This design comes from an exercise in tuning for small area, a short achievable clock period and few clock cycles per item on the open sky130 flow, not from production work. The RTL was checked by simulation tests, not by an equivalence proof against the original design. Not every run is shown, and edits may drop behaviour that the tests do not exercise.

--- flow/design.v: outline only ---
// module SNN: 3490 lines
// module snn_pp: 7 lines
// module snn_x2: 7 lines
// module snn_mj: 8 lines
// module snn_fa: 10 lines
// module snn_ha: 9 lines
// module snn_qadd: 244 lines
module SNN(
	clk,
	rst_n,
	in_valid,
	img,
	ker,
	weight,
	out_valid,
	out_data
);
  // ...
==> flow/flow/run.sh <==
#!/bin/bash
# The standard layout, with the port buffers made of buf_4 cells instead of
# the cell buffer_ports picks by default (a slow delay buffer).
set -o pipefail
export BUFFER_PORTS_ARGS="-buffer_cell sky130_fd_sc_hd__buf_4"
bash standard.sh 2>&1 | tee standard.log
==> flow/standard.sh <==
#!/bin/bash
# synth_recipe.tcl (not shown) runs the flow's synth.tcl, then flattens the netlist and writes it again
# the make line also repeats each setting of config.mk as NAME=value (left out here)
make -C /OpenROAD-flow-scripts/flow DESIGN_CONFIG=/design/flow/config.mk WORK_HOME=/design/flow/orfs CLKGATE_MAP_FILE= SYNTH_SCRIPT=/design/flow/synth_recipe.tcl "${@:-finish}"
==> flow/config.mk <==
export PLATFORM = sky130hd
export DESIGN_NAME = SNN
export DESIGN_NICKNAME = SNN
export VERILOG_FILES = /design/flow/design.v
export SDC_FILE = /design/flow/constraint.sdc
export NUM_CORES = 4
export LEC_CHECK = 0
export CAP_MARGIN = 20
export CORE_MARGIN = 2
export CORE_UTILIZATION = 55
export CTS_BUF_LIST = sky130_fd_sc_hd__clkbuf_8 sky130_fd_sc_hd__clkbuf_4
export SLEW_MARGIN = 20
export SYNTH_HIERARCHICAL = 1
==> flow/constraint.sdc <==
create_clock -name core_clock -period 17.0 [get_ports {clk}]
set_input_delay 3.4000 -clock core_clock [delete_from_list [all_inputs] [get_ports {clk}]]
set_output_delay 3.4000 -clock core_clock [all_outputs]
set_load 0.01 [all_outputs]
Figure 1. Floorplan with the power grid (run 1).
(2 px per micron) Pins as bars on the die edge. Tap cells in grey.
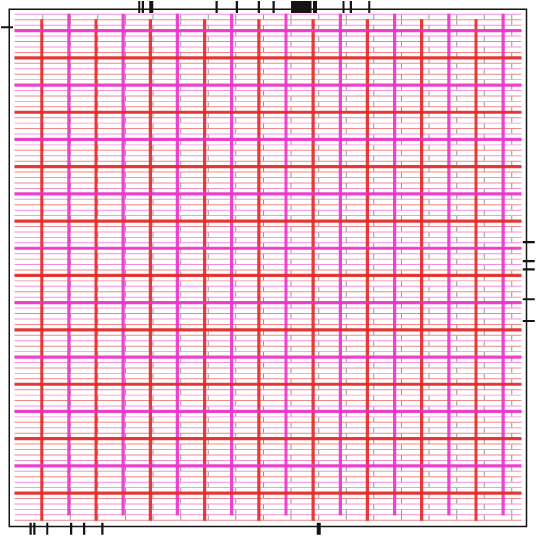
Red is VSS. Magenta is VDD.
18 straps on met4. 38 signal pins sit on the boundary. 18 straps on met5.
Chip Height: 257.8 microns
horizontal die dimension: 257.8 microns
core region area: 64120 sq um

Figure 2. Cell classes on the final placement (run 1).
(1.5 px per micron)
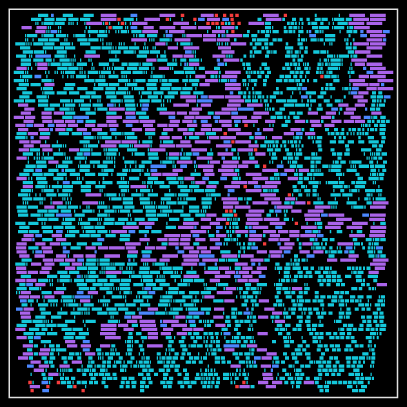
Blue is clock drivers and dummy loads, cells 158. Purple is flops, cells 487. Cyan is all other logic, cells 2512. Red is other buffers and delay cells, cells 43.
placement row count: 93
share of the core filled with cells: 60.67%

Figure 3. Wires at chosen ports, followed through buffers (run 1).
(2 px per micron)
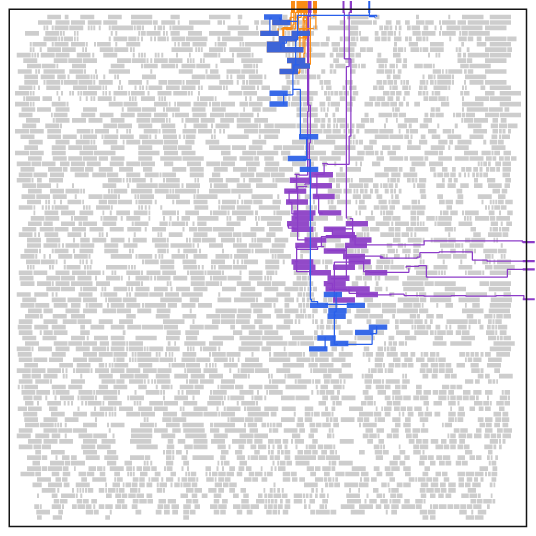
Orange is out_data, bits 10, direction output, edge north, end cells 10, buffers 10, wire 231 microns. Blue is rst_n, bits 1, direction input, edge north, end cells 26, buffers 1, wire 323 microns. Purple is weight, bits 8, direction input, edge 4 north, 4 east, end cells 32, buffers 8, wire 1060 microns.
I/O pin cnt: 38
Port Buffers: 37

Figure 4. Local utilization (run 1).
(1.5 px per micron) The die is cut into 26 by 26 equal tiles; white is low, dark blue is high, 0 to 100% covered.
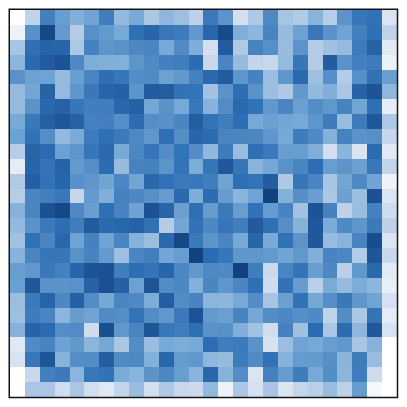
The fullest tile reaches 93%. 1.0% of the tiles are nearly empty. The emptiest ninth of the die: south-east. The mean over all tiles is 57%. 15% of the tiles are over 75% full.
effective utilization at floorplan: 55.28%

==> results.py, run 1 <==
metrics = {
    "yosys": {
        "syn-instance-count": 2982,
        "synthFlopType": "dfxtp_1",
        "ys_seq_elements": 487,
        "synth-edff-count": 171,
        "syn-cell-area_sq_um": 35440,
    },
    "job": {
        "drv.max_cap_violation_count": 0,
    },
    "timing": {
        "report.final.slew_viol_count": 0,
        "setup_viol": 0,
        "grt_setup_unrepaired": "no",
        "worst_pin_slew_ps": 1057,
    },
    "setup_path": {
        "crit_fanout": 10,
        "cell_by_cell_listing_of_the_critical_path": "inv_1 -> ha_1 -> nand2b_1 -> fa_1 -> xor2_1 -> ha_1 -> o21bai_1 -> o221a_1 -> o41ai_1 -> nand2b_1 -> xnor2_1 -> or4_1 -> o211ai_2 -> nor4_2 -> a21oi_1",
        "critical-path-max-stage-delay_ps": 590,
    },
    "clock_network": {
        "worstSkewPairLatency_ps": 690,
        "clock_sinks": 487,
        "cts-resized-gates": 0,
        "clk_path_buf_depth": 3,
        "cts_setup_buffers": 0,
    },
    "global_route": {
        "grt.total_usage_pct": 26.16,
        "global_route_wire_length_before_repair_mm": 134.9,
    },
    "place": {
        "dpl-instance-area_sq_um": 36910,
    },
    "layout": {
        "final_common_cell": "nor2_1",
        "finalInstanceArea_sq_um": 38900,
    },
    "routing": {
        "met2_wirelength_mm": 39.74,
        "num_vias": 22210,
        "route.antenna.remaining_nets": 0,
        "route.met3.wl_mm": 4.608,
        "drt-pass1-iter-count": 6,
    },
    "worst_hold_path": {
        "hold_path_depth": 0,
        "min-delay-path-class": "reg -> reg",
    },
    "status": {
        "run_status": "finished clean",
    },
}
Testbench counts for the RTL of run 1, summed over its fixed seeds: cycles 14,976, items 192.
==> run 1: synthesized netlist by cell type, types with 9 or more instances <==
cell type  count  area (sq um)
mux2_2        17         191.4
a21oi_1       47         235.2
nor2b_1       22         137.6
fa_1         520         10410
nor3_1        15         75.07
dfxtp_1      290          5806
nand3_1       25         125.1
nand2_1       46         172.7
xor2_1       348          3048
mux2i_1       20         200.2
xnor2_1       55         481.7
o21ai_0       35         175.2
nand2b_1      15         93.84
dfrtp_1       26         650.6
nand4_1        9         56.30
maj3_2       168          1892
edfxtp_1     171          5135
ha_1         177          2215
and2_1        17         106.4
nor2_1       692          2597
inv_1        120         450.4
a21o_1        14         105.1
==> run 1: worst max-delay path, delay by kind of cell (launching register included) <==
family	cells	cell delay (ps)
simple gates	4	1080
flops	1	410
xor+xnor	2	690
fa+ha+maj	3	1180
buf+inv	1	70
compound gates	5	1100
==> run 1: cell families (layout without fill, tap and decap cells) <==
group / Yosys count / in the layout / share of synthesized area (%)
mux: 39 / 39 / 1.207
fa+ha+maj: 866 / 866 / 40.99
other cells: 2 / 32 / 0.02119
compound gates: 175 / 175 / 3.329
simple gates: 876 / 876 / 10.30
flops: 487 / 487 / 32.71
buf+inv: 133 / 321 / 1.444
xor+xnor: 404 / 404 / 10.01
==> run 1: cell type report <==
| type | count | area (sq um) | share of cell area, % |
|---|---|---|---|
| timing repair buffer | 43 | 322.8 | 0.8299 |
| tap | 855 | 1070 | 2.750 |
| clock inverter | 48 | 574.3 | 1.476 |
| inverter | 120 | 450.4 | 1.158 |
| multi-input combinational | 2392 | 23480 | 60.35 |
| sequential | 487 | 11590 | 29.80 |
| clock buffer | 110 | 1414 | 3.635 |
==> run 1: through the flow <==
stage	utilization, %	std cells	setup WS (ps)	hold WS (ps)
6_report	60.67	4055	12310	318.6
4_1_cts	60.67	4055	12310	308.5
5_1_grt	60.67	4055	11980	324.6
2_1_floorplan	-	3012	13000	309.6
3_5_place_dp	57.57	3897	12400	312.1
3_3_place_gp	57.57	3897	12540	310.5
Figure 5. The clock network (run 1).
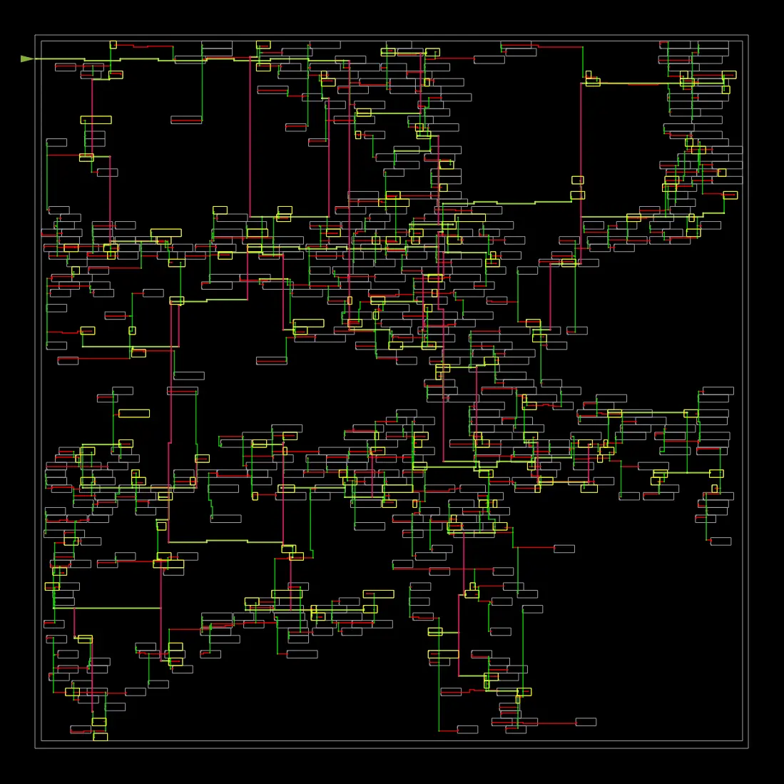

--- run 2 (diff from run 1) ---
--- a/flow/config.mk
+++ b/flow/config.mk
@@ -7,7 +7,7 @@
 export LEC_CHECK = 0
 export CAP_MARGIN = 20
 export CORE_MARGIN = 2
-export CORE_UTILIZATION = 55
+export CORE_UTILIZATION = 65
 export CTS_BUF_LIST = sky130_fd_sc_hd__clkbuf_8 sky130_fd_sc_hd__clkbuf_4
 export SLEW_MARGIN = 20
 export SYNTH_HIERARCHICAL = 1
Figure 6. The clock network (run 2).
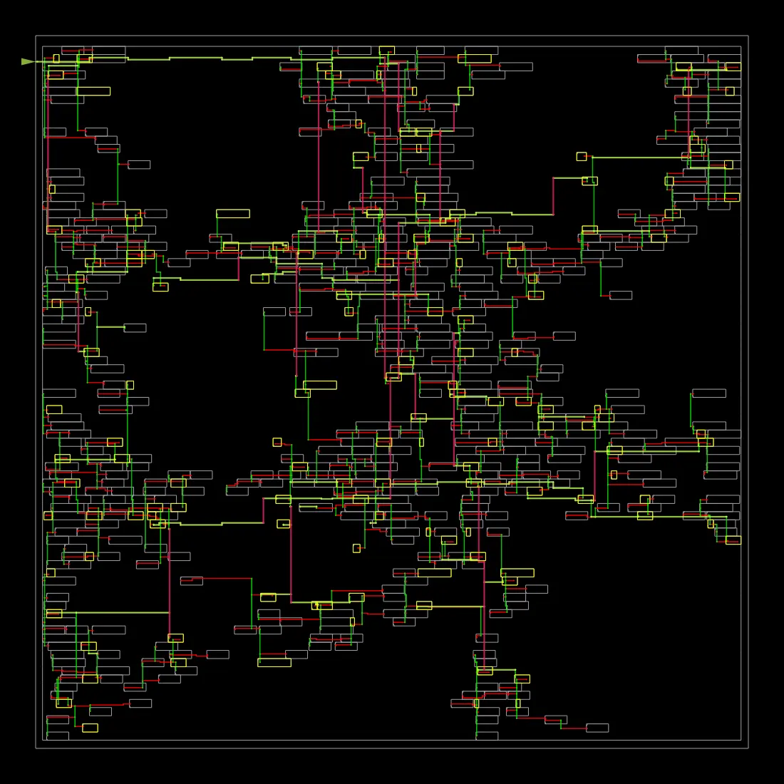
Clock Buffer Count: 113
clock skew after layout: 33.87 ps

Figure 7. Floorplan with the power grid (run 2).
(2 px per micron) Pins as bars on the die edge. Tap cells in grey.
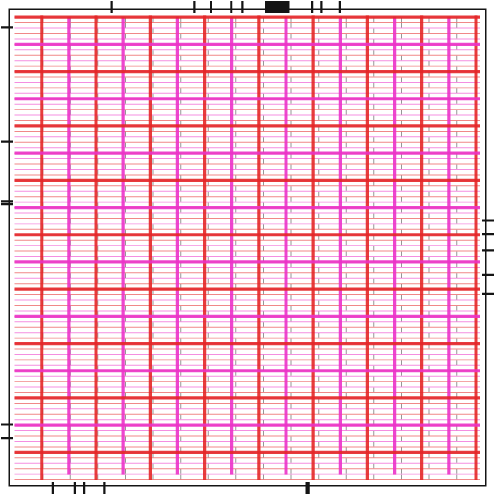
horizontal die dimension: 237.5 microns
core region area: 53810 sq um
Chip Height: 237.5 microns

==> run 2 against run 1 <==
  * Highest routed layer unchanged
  * Setup slack better by 98 ps
  * Global-route usage is 4.1 points higher
  * Synthesized area stayed put
  * Synthesized cell count stayed put
==> results.py, run 2 <==
metrics = {
    "layout": {
        "finalInstanceArea_sq_um": 38550,
        "utilization_pct": 71.64,
        "final_common_cell": "nor2_1",
        "instances_no_fill": 3894,
    },
    "timing": {
        "report.final.slew_viol_count": 0,
        "worst_pin_slew_ps": 1184,
        "setup_viol": 0,
        "timing.slew.headroom_pct": 20.75,
        "hold_ws_ps": 302.5,
        "grt_setup_unrepaired": "no",
        "final_critical_path_setup_slack_ps": 12410,
    },
    "yosys": {
        "syn-cell-area_sq_um": 35440,
        "synth_top_cell_area_share_pct": 29.37,
        "synth-edff-count": 171,
        "ys_top_cells_by_area": "fa_1, dfxtp_1, edfxtp_1",
        "post_synth_most_frequent_cells": "nor2_1, fa_1, xor2_1",
        "synth_cell_type_count": 79,
        "syn-instance-count": 2982,
        "synthMostInstantiatedCell": "nor2_1",
        "synthFlopType": "dfxtp_1",
        "synth_top_cell_by_area": "fa_1",
        "ys_seq_elements": 487,
    },
    "clock_network": {
        "clk_path_buf_depth": 3,
        "cts_setup_buffers": 0,
        "clk_pin_slew_worst_paths_ps": 60,
        "worstSkewPairLatency_ps": 670,
        "clock_sinks": 487,
        "cts-resized-gates": 0,
    },
    "status": {
        "run_status": "finished clean",
    },
    "setup_path": {
        "number_of_logic_stages_on_the_critical_path_including_buffering": 1,
        "critical_path.top_delay_family": "flip-flops",
        "cell_by_cell_listing_of_the_critical_path": "buf_4",
        "critical-path-max-stage-delay_ps": 380,
        "crit_fanout": 1,
        "worst-path-buf-inv": 1,
    },
    "routing": {
        "post_drt_via_cell_ratio": 5.825,
        "num_vias": 22680,
        "drc": 0,
        "route.antenna.remaining_nets": 0,
        "wl_per_cell_microns": 20.68,
        "drt-pass1-iter-count": 5,
    },
    "global_route": {
        "grt.total_usage_pct": 30.24,
        "global_route_wire_length_before_repair_mm": 131.5,
        "antenna_violations_before_repair": 7,
        "first_global_vias": 24880,
    },
    "place": {
        "port_buffers": 37,
        "dpl-instance-area_sq_um": 36720,
        "post-place-cells": 3739,
        "place_worst_setup_slack_ps": 12480,
    },
    "floorplanning": {
        "initial_core_util_pct": 65.86,
        "std_cell_rows": 85,
        "pin_count": 38,
    },
    "job": {
        "drv.max_cap_violation_count": 0,
    },
    "worst_hold_path": {
        "min-delay-path-class": "reg -> reg",
        "hold_path_depth": 0,
    },
}
Figure 8. Wires at chosen ports, followed through buffers (run 2).
(2 px per micron)
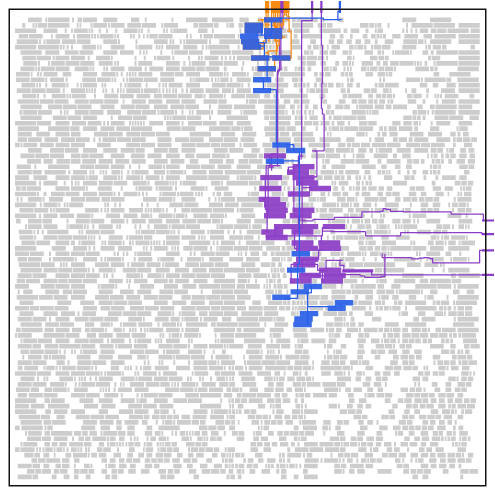

[run 2: cell types whose count changed in the layout (fill, tap and decap cells not counted), moves of 2 or more]
| cell | before | now |
|---|---|---|
| clkinv_2 | 19 | 11 |
| diode_2 | 0 | 5 |
| bufinv_16 | 11 | 7 |
| clkbuf_4 | 16 | 20 |
| buf_4 | 43 | 45 |
| clkinv_1 | 8 | 10 |
| inv_8 | 1 | 3 |
[run 2: layout make-up]
class	count	area (sq um)	area share, %
inverters	120	450.4	1.168
repair buffers	45	337.8	0.8763
multi-input cells	2392	23480	60.89
clock inverters	36	382.9	0.9931
flip-flops and latches	487	11590	30.07
clock buffers	113	1430	3.709
diodes	5	12.51	0.03245
well taps	696	870.8	2.259
[run 2: metal layers]
metal	track usage, %	wire length [microns]
met1	41.11	32910
met4	10.46	2673
met5	0	40
met2	48.88	39120
met3	6.283	5795
[run 2: logic make-up (layout without fill, tap and decap cells)]
family | count (synthesis) | count (layout) | synth area share, %
AND/OR/NAND/NOR | 876 | 876 | 10.30
other | 2 | 37 | 0.02119
buffers and inverters | 133 | 314 | 1.444
multiplexers | 39 | 39 | 1.207
adder cells (fa/ha/maj) | 866 | 866 | 40.99
AO/OA/AOI/OAI | 175 | 175 | 3.329
XOR/XNOR | 404 | 404 | 10.01
flip-flops | 487 | 487 | 32.71
Figure 9. Track usage over the die (run 2).
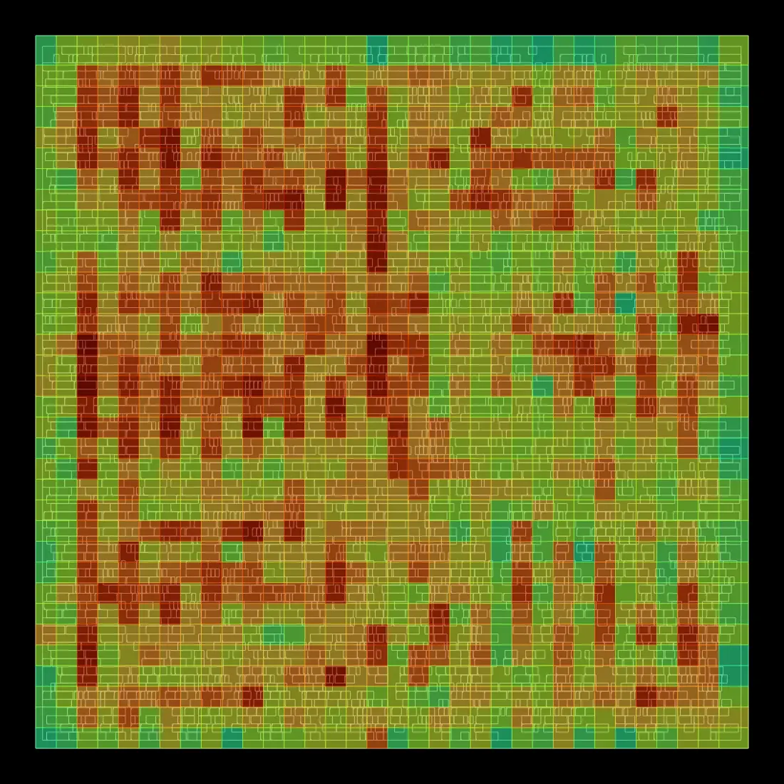

--- run 3 (diff from run 2) ---
==> flow/flow/run.sh (replaced) <==
#!/bin/bash
# The standard layout, with two changes to how it is made:
#  - the port buffers are buf_4 cells instead of the cell buffer_ports picks
#    by default (a slow delay buffer);
#  - the timing repair steps aim for 12.6 ns of setup slack on the 17 ns
#    clock, so they size up the gates of the longest register-to-register
#    paths. The clock, its period and the constraints are unchanged.
set -o pipefail
export BUFFER_PORTS_ARGS="-buffer_cell sky130_fd_sc_hd__buf_4"
export SETUP_SLACK_MARGIN=12.6
bash standard.sh 2>&1 | tee standard.log
--- a/flow/config.mk
+++ b/flow/config.mk
@@ -7,7 +7,7 @@
 export LEC_CHECK = 0
 export CAP_MARGIN = 20
 export CORE_MARGIN = 2
-export CORE_UTILIZATION = 65
+export CORE_UTILIZATION = 55
 export CTS_BUF_LIST = sky130_fd_sc_hd__clkbuf_8 sky130_fd_sc_hd__clkbuf_4
 export SLEW_MARGIN = 20
 export SYNTH_HIERARCHICAL = 1
Figure 10. Track usage over the die (run 3).
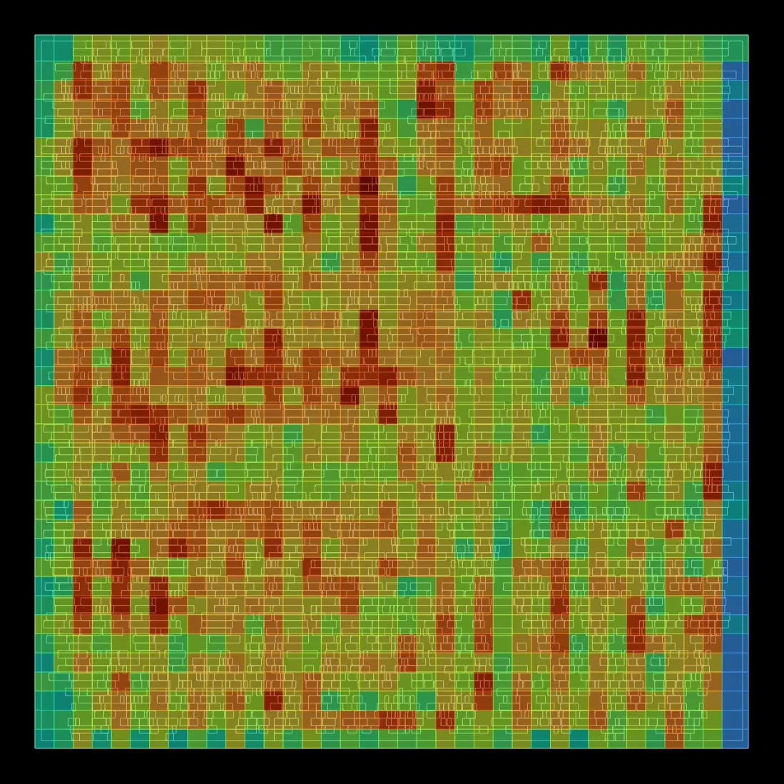
global-route total usage across every layer: 26.17%
met3 Track Usage GR: 4.201%
Wirelength per Cell: 20.26 microns

Figure 11. The clock network (run 3).
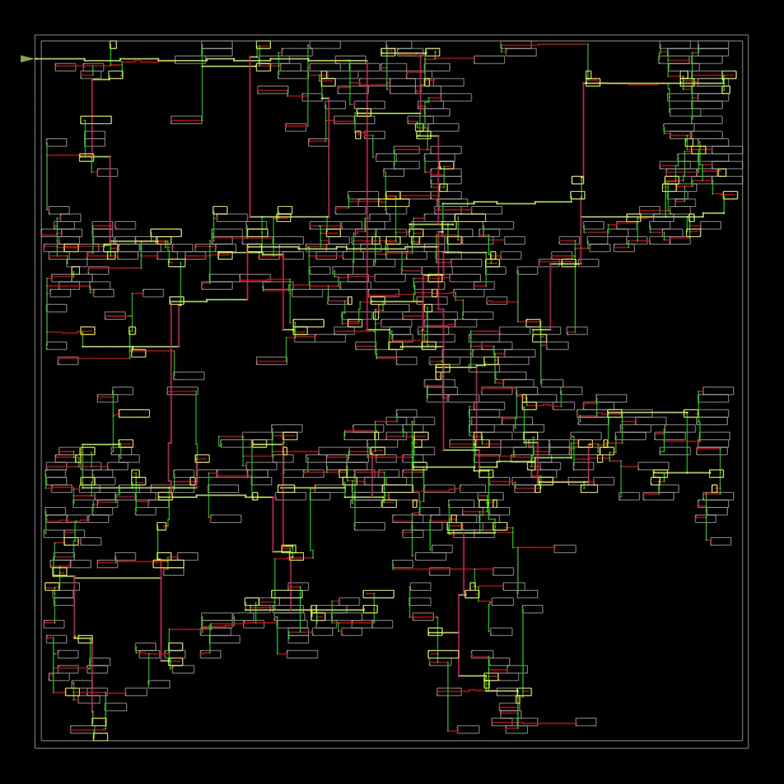
Seq cells: 487
Clk Latency, worst-skew pair: 690 ps
total CTS buffers: 85
count of clock tree sinks: 487

Figure 12. Wires at chosen ports, followed through buffers (run 3).
(2 px per micron)
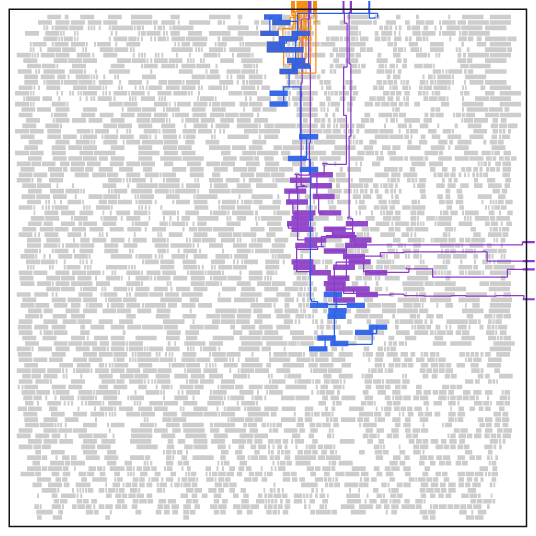

==> run 3 against run 2 <==
  * Still clean on timing, DRC and antenna
  * Cell area increased by 1.7%
  * Synthesized area is the same
  * Routed wire length up 2.5%
  * Core utilization down 10 points
  * Critical path type unchanged
  * Highest routed layer unchanged
==> results.py, run 3 <==
metrics = {
    "status": {
        "run_status": "finished clean",
    },
    "timing": {
        "grt_setup_unrepaired": "yes",
        "final_critical_path_setup_slack_ps": 12390,
        "final.period_utilization_pct": 27.14,
        "report.final.slew_viol_count": 0,
        "clock-skew-final_ps": 33.43,
        "setup_viol": 0,
        "timing.slew.headroom_pct": 30.59,
        "worst_pin_slew_ps": 1033,
    },
    "job": {
        "drv.max_cap_violation_count": 0,
    },
    "clock_network": {
        "cts_root_buffer": "clkbuf_8",
        "clk_pin_slew_worst_paths_ps": 70,
        "clk_path_buf_depth": 3,
    },
    "worst_hold_path": {
        "hold_path_depth": 0,
        "min-delay-path-class": "reg -> reg",
    },
    "setup_path": {
        "timing.critical_path.slowest_stage_cell": "dfrtp_1",
        "critical-path-max-stage-delay_ps": 400,
        "worst-path-buf-inv": 1,
        "cell_by_cell_listing_of_the_critical_path": "buf_6",
        "number_of_logic_stages_on_the_critical_path_including_buffering": 1,
        "critical_path.top_delay_family": "flip-flops",
        "crit_fanout": 1,
        "cp-end-kind": "output pin",
    },
    "yosys": {
        "ys_seq_elements": 487,
        "ys_top_cells_by_area": "fa_1, dfxtp_1, edfxtp_1",
        "synthMostInstantiatedCell": "nor2_1",
        "synthFlopType": "dfxtp_1",
        "post_synth_most_frequent_cells": "nor2_1, fa_1, xor2_1",
        "synth-edff-count": 171,
        "syn-instance-count": 2982,
        "synthesis_warning_total": 7,
        "synth_top_cell_by_area": "fa_1",
        "syn-cell-area_sq_um": 35440,
        "synth_top_cell_area_share_pct": 29.37,
    },
    "routing": {
        "num_vias": 22350,
        "initialDrtViolationCount": 1606,
        "route.antenna.remaining_nets": 0,
        "post_drt_via_cell_ratio": 5.484,
        "drt-pass1-iter-count": 5,
        "drc": 0,
    },
    "layout": {
        "regArea_sq_um": 11630,
        "antennaDiodeCount": 0,
        "multi_input_area_sq_um": 23560,
        "finalInstanceArea_sq_um": 39220,
        "max_ffs_per_register": 20,
        "final_common_cell": "nor2_1",
        "drive_gt1_share_pct": 14.53,
    },
    "floorplanning": {
        "dieHeight_microns": 257.8,
        "coreArea_sq_um": 64120,
        "die_w_microns": 257.8,
        "pin_count": 38,
        "std_cell_rows": 93,
        "initial_core_util_pct": 55.28,
    },
    "place": {
        "port_buffers": 37,
        "dpl-instance-area_sq_um": 36910,
        "place_worst_setup_slack_ps": 12400,
    },
    "global_route": {
        "global_route_wire_length_before_repair_mm": 134.9,
        "antenna_violations_before_repair": 1,
        "first_global_vias": 24730,
    },
}
-- run 3: layout make-up --
class	instances	share of cell area [%]
multi-input combinational	2392	60.08
sequential	487	29.64
clock buffer	110	3.605
tap	855	2.728
clock inverter	48	1.464
timing repair buffer	64	1.330
inverter	120	1.148
-- run 3: stage by stage --
| stage | hold slack (ps) | std cells | util, % |
|---|---|---|---|
| after global routing | 324.6 | 4076 | 61.17 |
| after floorplan | 309.6 | 3012 | - |
| after global placement | 310.5 | 3897 | 57.57 |
| final | 316.7 | 4076 | 61.17 |
| after CTS | 308.5 | 4055 | 60.80 |
| after detailed placement | 312.1 | 3897 | 57.57 |
-- run 3: cells by family (layout without fill, tap and decap cells) --
family,Yosys count,count (layout),synth area share (%)
adder cells (fa/ha/maj),866,866,40.99
XOR/XNOR,404,404,10.01
multiplexers,39,39,1.207
other,2,32,0.02119
AO/OA/AOI/OAI,175,175,3.329
AND/OR/NAND/NOR,876,876,10.30
flip-flops,487,487,32.71
buffers and inverters,133,342,1.444
-- run 3: metal layers --
metal | track usage, % | vias to the layer above | routed length [microns]
li1 | - | 10150 | -
met3 | 4.201 | 158 | 4286
met1 | 36.49 | 11390 | 35970
met4 | 8.028 | 2 | 2300
met5 | 0 | - | 13
met2 | 42.46 | 656 | 40000
-- run 3: timing repair --
item / CTS / global route
pin swaps: 0 / 4
buffers inserted: 0 / 21
resized for setup: 23 / 32
setup endpoints to repair: 19 / 24
-- run 3: worst reg2reg max path, delay by kind of cell (launching register included) --
| family | cells | cell delay (ps) |
|---|---|---|
| flip-flops | 1 | 460 |
| XOR/XNOR | 3 | 460 |
| adder cells (fa/ha/maj) | 4 | 1540 |
| AND/OR/NAND/NOR | 3 | 890 |
| AO/OA/AOI/OAI | 4 | 830 |
Figure 13. Cell classes on the final placement (run 3).
(1.5 px per micron)
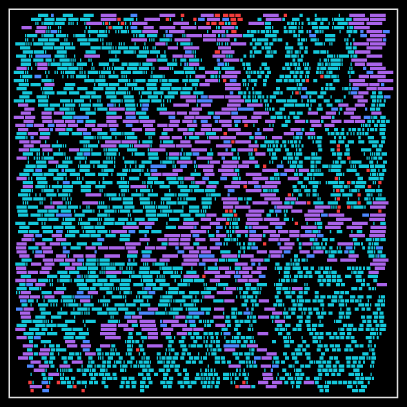

--- run 4 (diff from run 3) ---
==> flow/flow/run.sh (replaced) <==
#!/bin/bash
# The standard layout (standard.sh), with these changes to how it is made:
#  - the port buffers are buf_4 cells instead of the cell buffer_ports picks
#    by default (a slow delay buffer);
#  - the timing repair steps aim for 12.7 ns of setup slack on the 17 ns
#    clock and may change a cell's footprint, so they size up the gates of
#    the longest paths. The clock, its period and the constraints are
#    unchanged.
set -o pipefail
bash standard.sh \
  BUFFER_PORTS_ARGS="-buffer_cell sky130_fd_sc_hd__buf_4" \
  SETUP_SLACK_MARGIN=12.7 \
  MATCH_CELL_FOOTPRINT=0 \
  finish 2>&1 | tee standard.log
Figure 14. Cell classes on the final placement (run 4).
(1.5 px per micron)
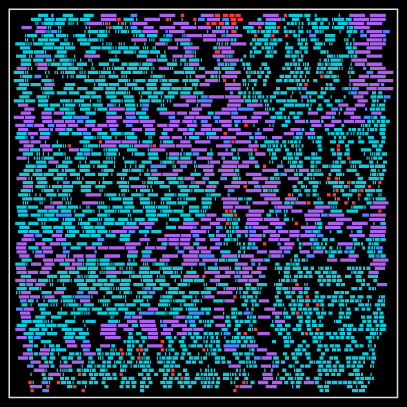
Red is other buffers and delay cells, cells 96. Blue is clock drivers and dummy loads, cells 158. Cyan is all other logic, cells 2512. Purple is flops, cells 487.
Final Instance Area: 39580 sq um
core region area: 64120 sq um
fraction of area in registers: 29.42%
share of the core filled with cells: 61.74%

Figure 15. Local utilization (run 4).
(1.5 px per micron) The die is cut into 26 by 26 equal tiles; white is low, dark blue is high, 0 to 100% covered.
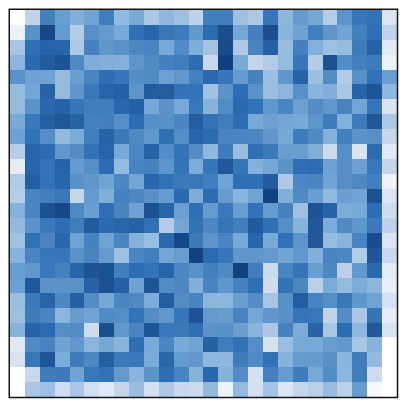
The fullest tile reaches 94%. 1.0% of the tiles are nearly empty. 16% of the tiles are over 75% full. The emptiest ninth of the die: south-east. The mean over all tiles is 58%.

Figure 16. Track usage over the die (run 4).
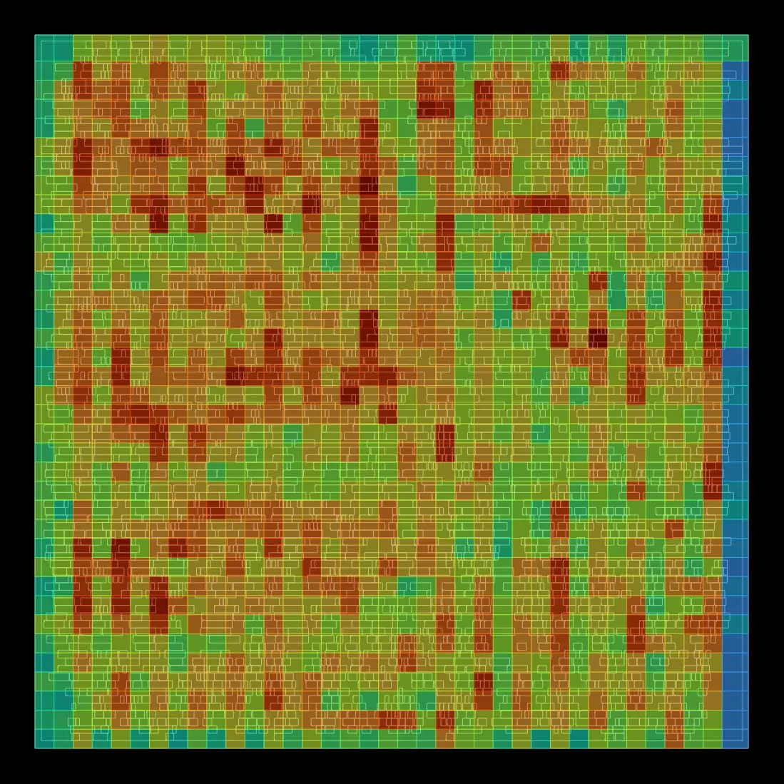
Wirelength per Cell: 20.16 microns
global-route total usage across every layer: 26.21%
met3 Track Usage GR: 4.142%
met2 Resource Use GR: 42.58%

==> run 4 against run 3 <==
  * Highest routed layer unchanged
  * Clock skew is essentially flat
  * Count of clock-buffer cells in the layout is the same
  * First-iteration DRC count shrank 12%
==> results.py, run 4 <==
metrics = {
    "clock_network": {
        "cts_inserted_buffers": 85,
        "clk_pin_slew_worst_paths_ps": 70,
        "cts_root_buffer": "clkbuf_8",
        "worstSkewPairLatency_ps": 690,
        "clock_sinks": 487,
    },
    "yosys": {
        "synthMostInstantiatedCell": "nor2_1",
        "syn-cell-area_sq_um": 35440,
        "syn-instance-count": 2982,
        "synthFlopType": "dfxtp_1",
        "ys_top_cells_by_area": "fa_1, dfxtp_1, edfxtp_1",
        "synth_top_cell_area_share_pct": 29.37,
        "synth_top_cell_by_area": "fa_1",
        "synth-edff-count": 171,
        "ys_seq_elements": 487,
    },
    "setup_path": {
        "cp-end-kind": "output pin",
        "worst-path-buf-inv": 1,
        "crit_fanout": 1,
        "critical-path-max-stage-delay_ps": 390,
        "timing.critical_path.slowest_stage_cell": "dfrtp_1",
    },
    "timing": {
        "final.period_utilization_pct": 27.12,
        "setup_viol": 0,
        "hold_ws_ps": 315.8,
        "timing.slew.headroom_pct": 29.39,
        "report.final.slew_viol_count": 0,
    },
    "global_route": {
        "first_global_vias": 24780,
        "antenna_violations_before_repair": 1,
    },
    "floorplanning": {
        "dieHeight_microns": 257.8,
        "initial_core_util_pct": 55.28,
        "std_cell_rows": 93,
        "pin_count": 38,
    },
    "place": {
        "port_buffers": 37,
    },
    "job": {
        "drv.max_cap_violation_count": 0,
    },
    "worst_hold_path": {
        "hold_path_depth": 0,
    },
    "layout": {
        "final_common_cell": "nor2_1",
        "regArea_sq_um": 11650,
        "drive_gt1_share_pct": 16.02,
        "multi_input_area_sq_um": 23660,
    },
    "routing": {
        "num_vias": 22420,
        "route.antenna.remaining_nets": 0,
    },
    "status": {
        "run_status": "finished clean",
    },
}
## run 4: cell counts after synthesis
Identical to the previous run, type by type.
## run 4: timing repair
action	in CTS	in global routing
resized for setup	34	53
pin swaps	2	14
buffers inserted	12	41
setup endpoints to repair	21	26
## run 4: cell families (layout without fill, tap and decap cells)
| group | Yosys count | in the layout | share of synthesized area [%] |
|---|---|---|---|
| compound gates | 175 | 175 | 3.329 |
| mux | 39 | 39 | 1.207 |
| other cells | 2 | 32 | 0.02119 |
| buf+inv | 133 | 374 | 1.444 |
| xor+xnor | 404 | 404 | 10.01 |
| flops | 487 | 487 | 32.71 |
| fa+ha+maj | 866 | 866 | 40.99 |
| simple gates | 876 | 876 | 10.30 |
## run 4: metal layers
| metal | up-vias | track usage, % | part of all wire (%) | wire length (microns) |
|---|---|---|---|---|
| met1 | 11400 | 36.53 | 43 | 35820 |
| li1 | 10220 | - | - | - |
| met4 | 2 | 8.076 | 2.7 | 2216 |
| met5 | - | 0 | 0.016 | 13 |
| met3 | 147 | 4.142 | 5.4 | 4489 |
| met2 | 648 | 42.58 | 49 | 40290 |
## run 4: per-stage QoR
step	util (%)	cells	cell area (sq um)	setup WS [ps]
4_1_cts	60.96	4067	39090	12320
3_5_place_dp	57.57	3897	36910	12400
5_1_grt	61.74	4108	39580	12320
6_report	61.74	4108	39580	12390
2_1_floorplan	-	3012	35550	13000
3_3_place_gp	57.57	3897	36910	12540
## run 4: cell type report
type | instances | share of cell area (%)
clock buffer | 110 | 3.572
timing repair buffer | 96 | 1.919
sequential | 487 | 29.42
tap | 855 | 2.703
inverter | 120 | 1.166
multi-input combinational | 2392 | 59.77
clock inverter | 48 | 1.451

-- what the ideal ports hide --
No port has a modelled driver above. Below, the same layouts with a new extraction and two added sets of constraints. Step 1 sets driving cells, clkbuf_16 on the clock port and buf_2 on the other inputs (assumed; they add their load-dependent delay and slew). Step 2 moves the port delays by t, midway between the first and last clock arrival at a register: inputs arrive t later, outputs are due t later. That takes back most of the time a late clock gives input paths. a / b / c = no drivers / after step 1 / after step 2; a / b = the first two.
run	t, ns	setup WS [ns]	slew at the worst register clock pin (ns)
run 1	0.734	12.313 / 12.313 / 12.313	0.07 / 0.07
run 2	0.712	12.411 / 12.350 / 12.447	0.07 / 0.07
run 3	0.734	12.386 / 12.327 / 12.621	0.07 / 0.07
run 4	0.734	12.390 / 12.331 / 12.623	0.07 / 0.07
After both steps setup and hold are still met in every run listed.
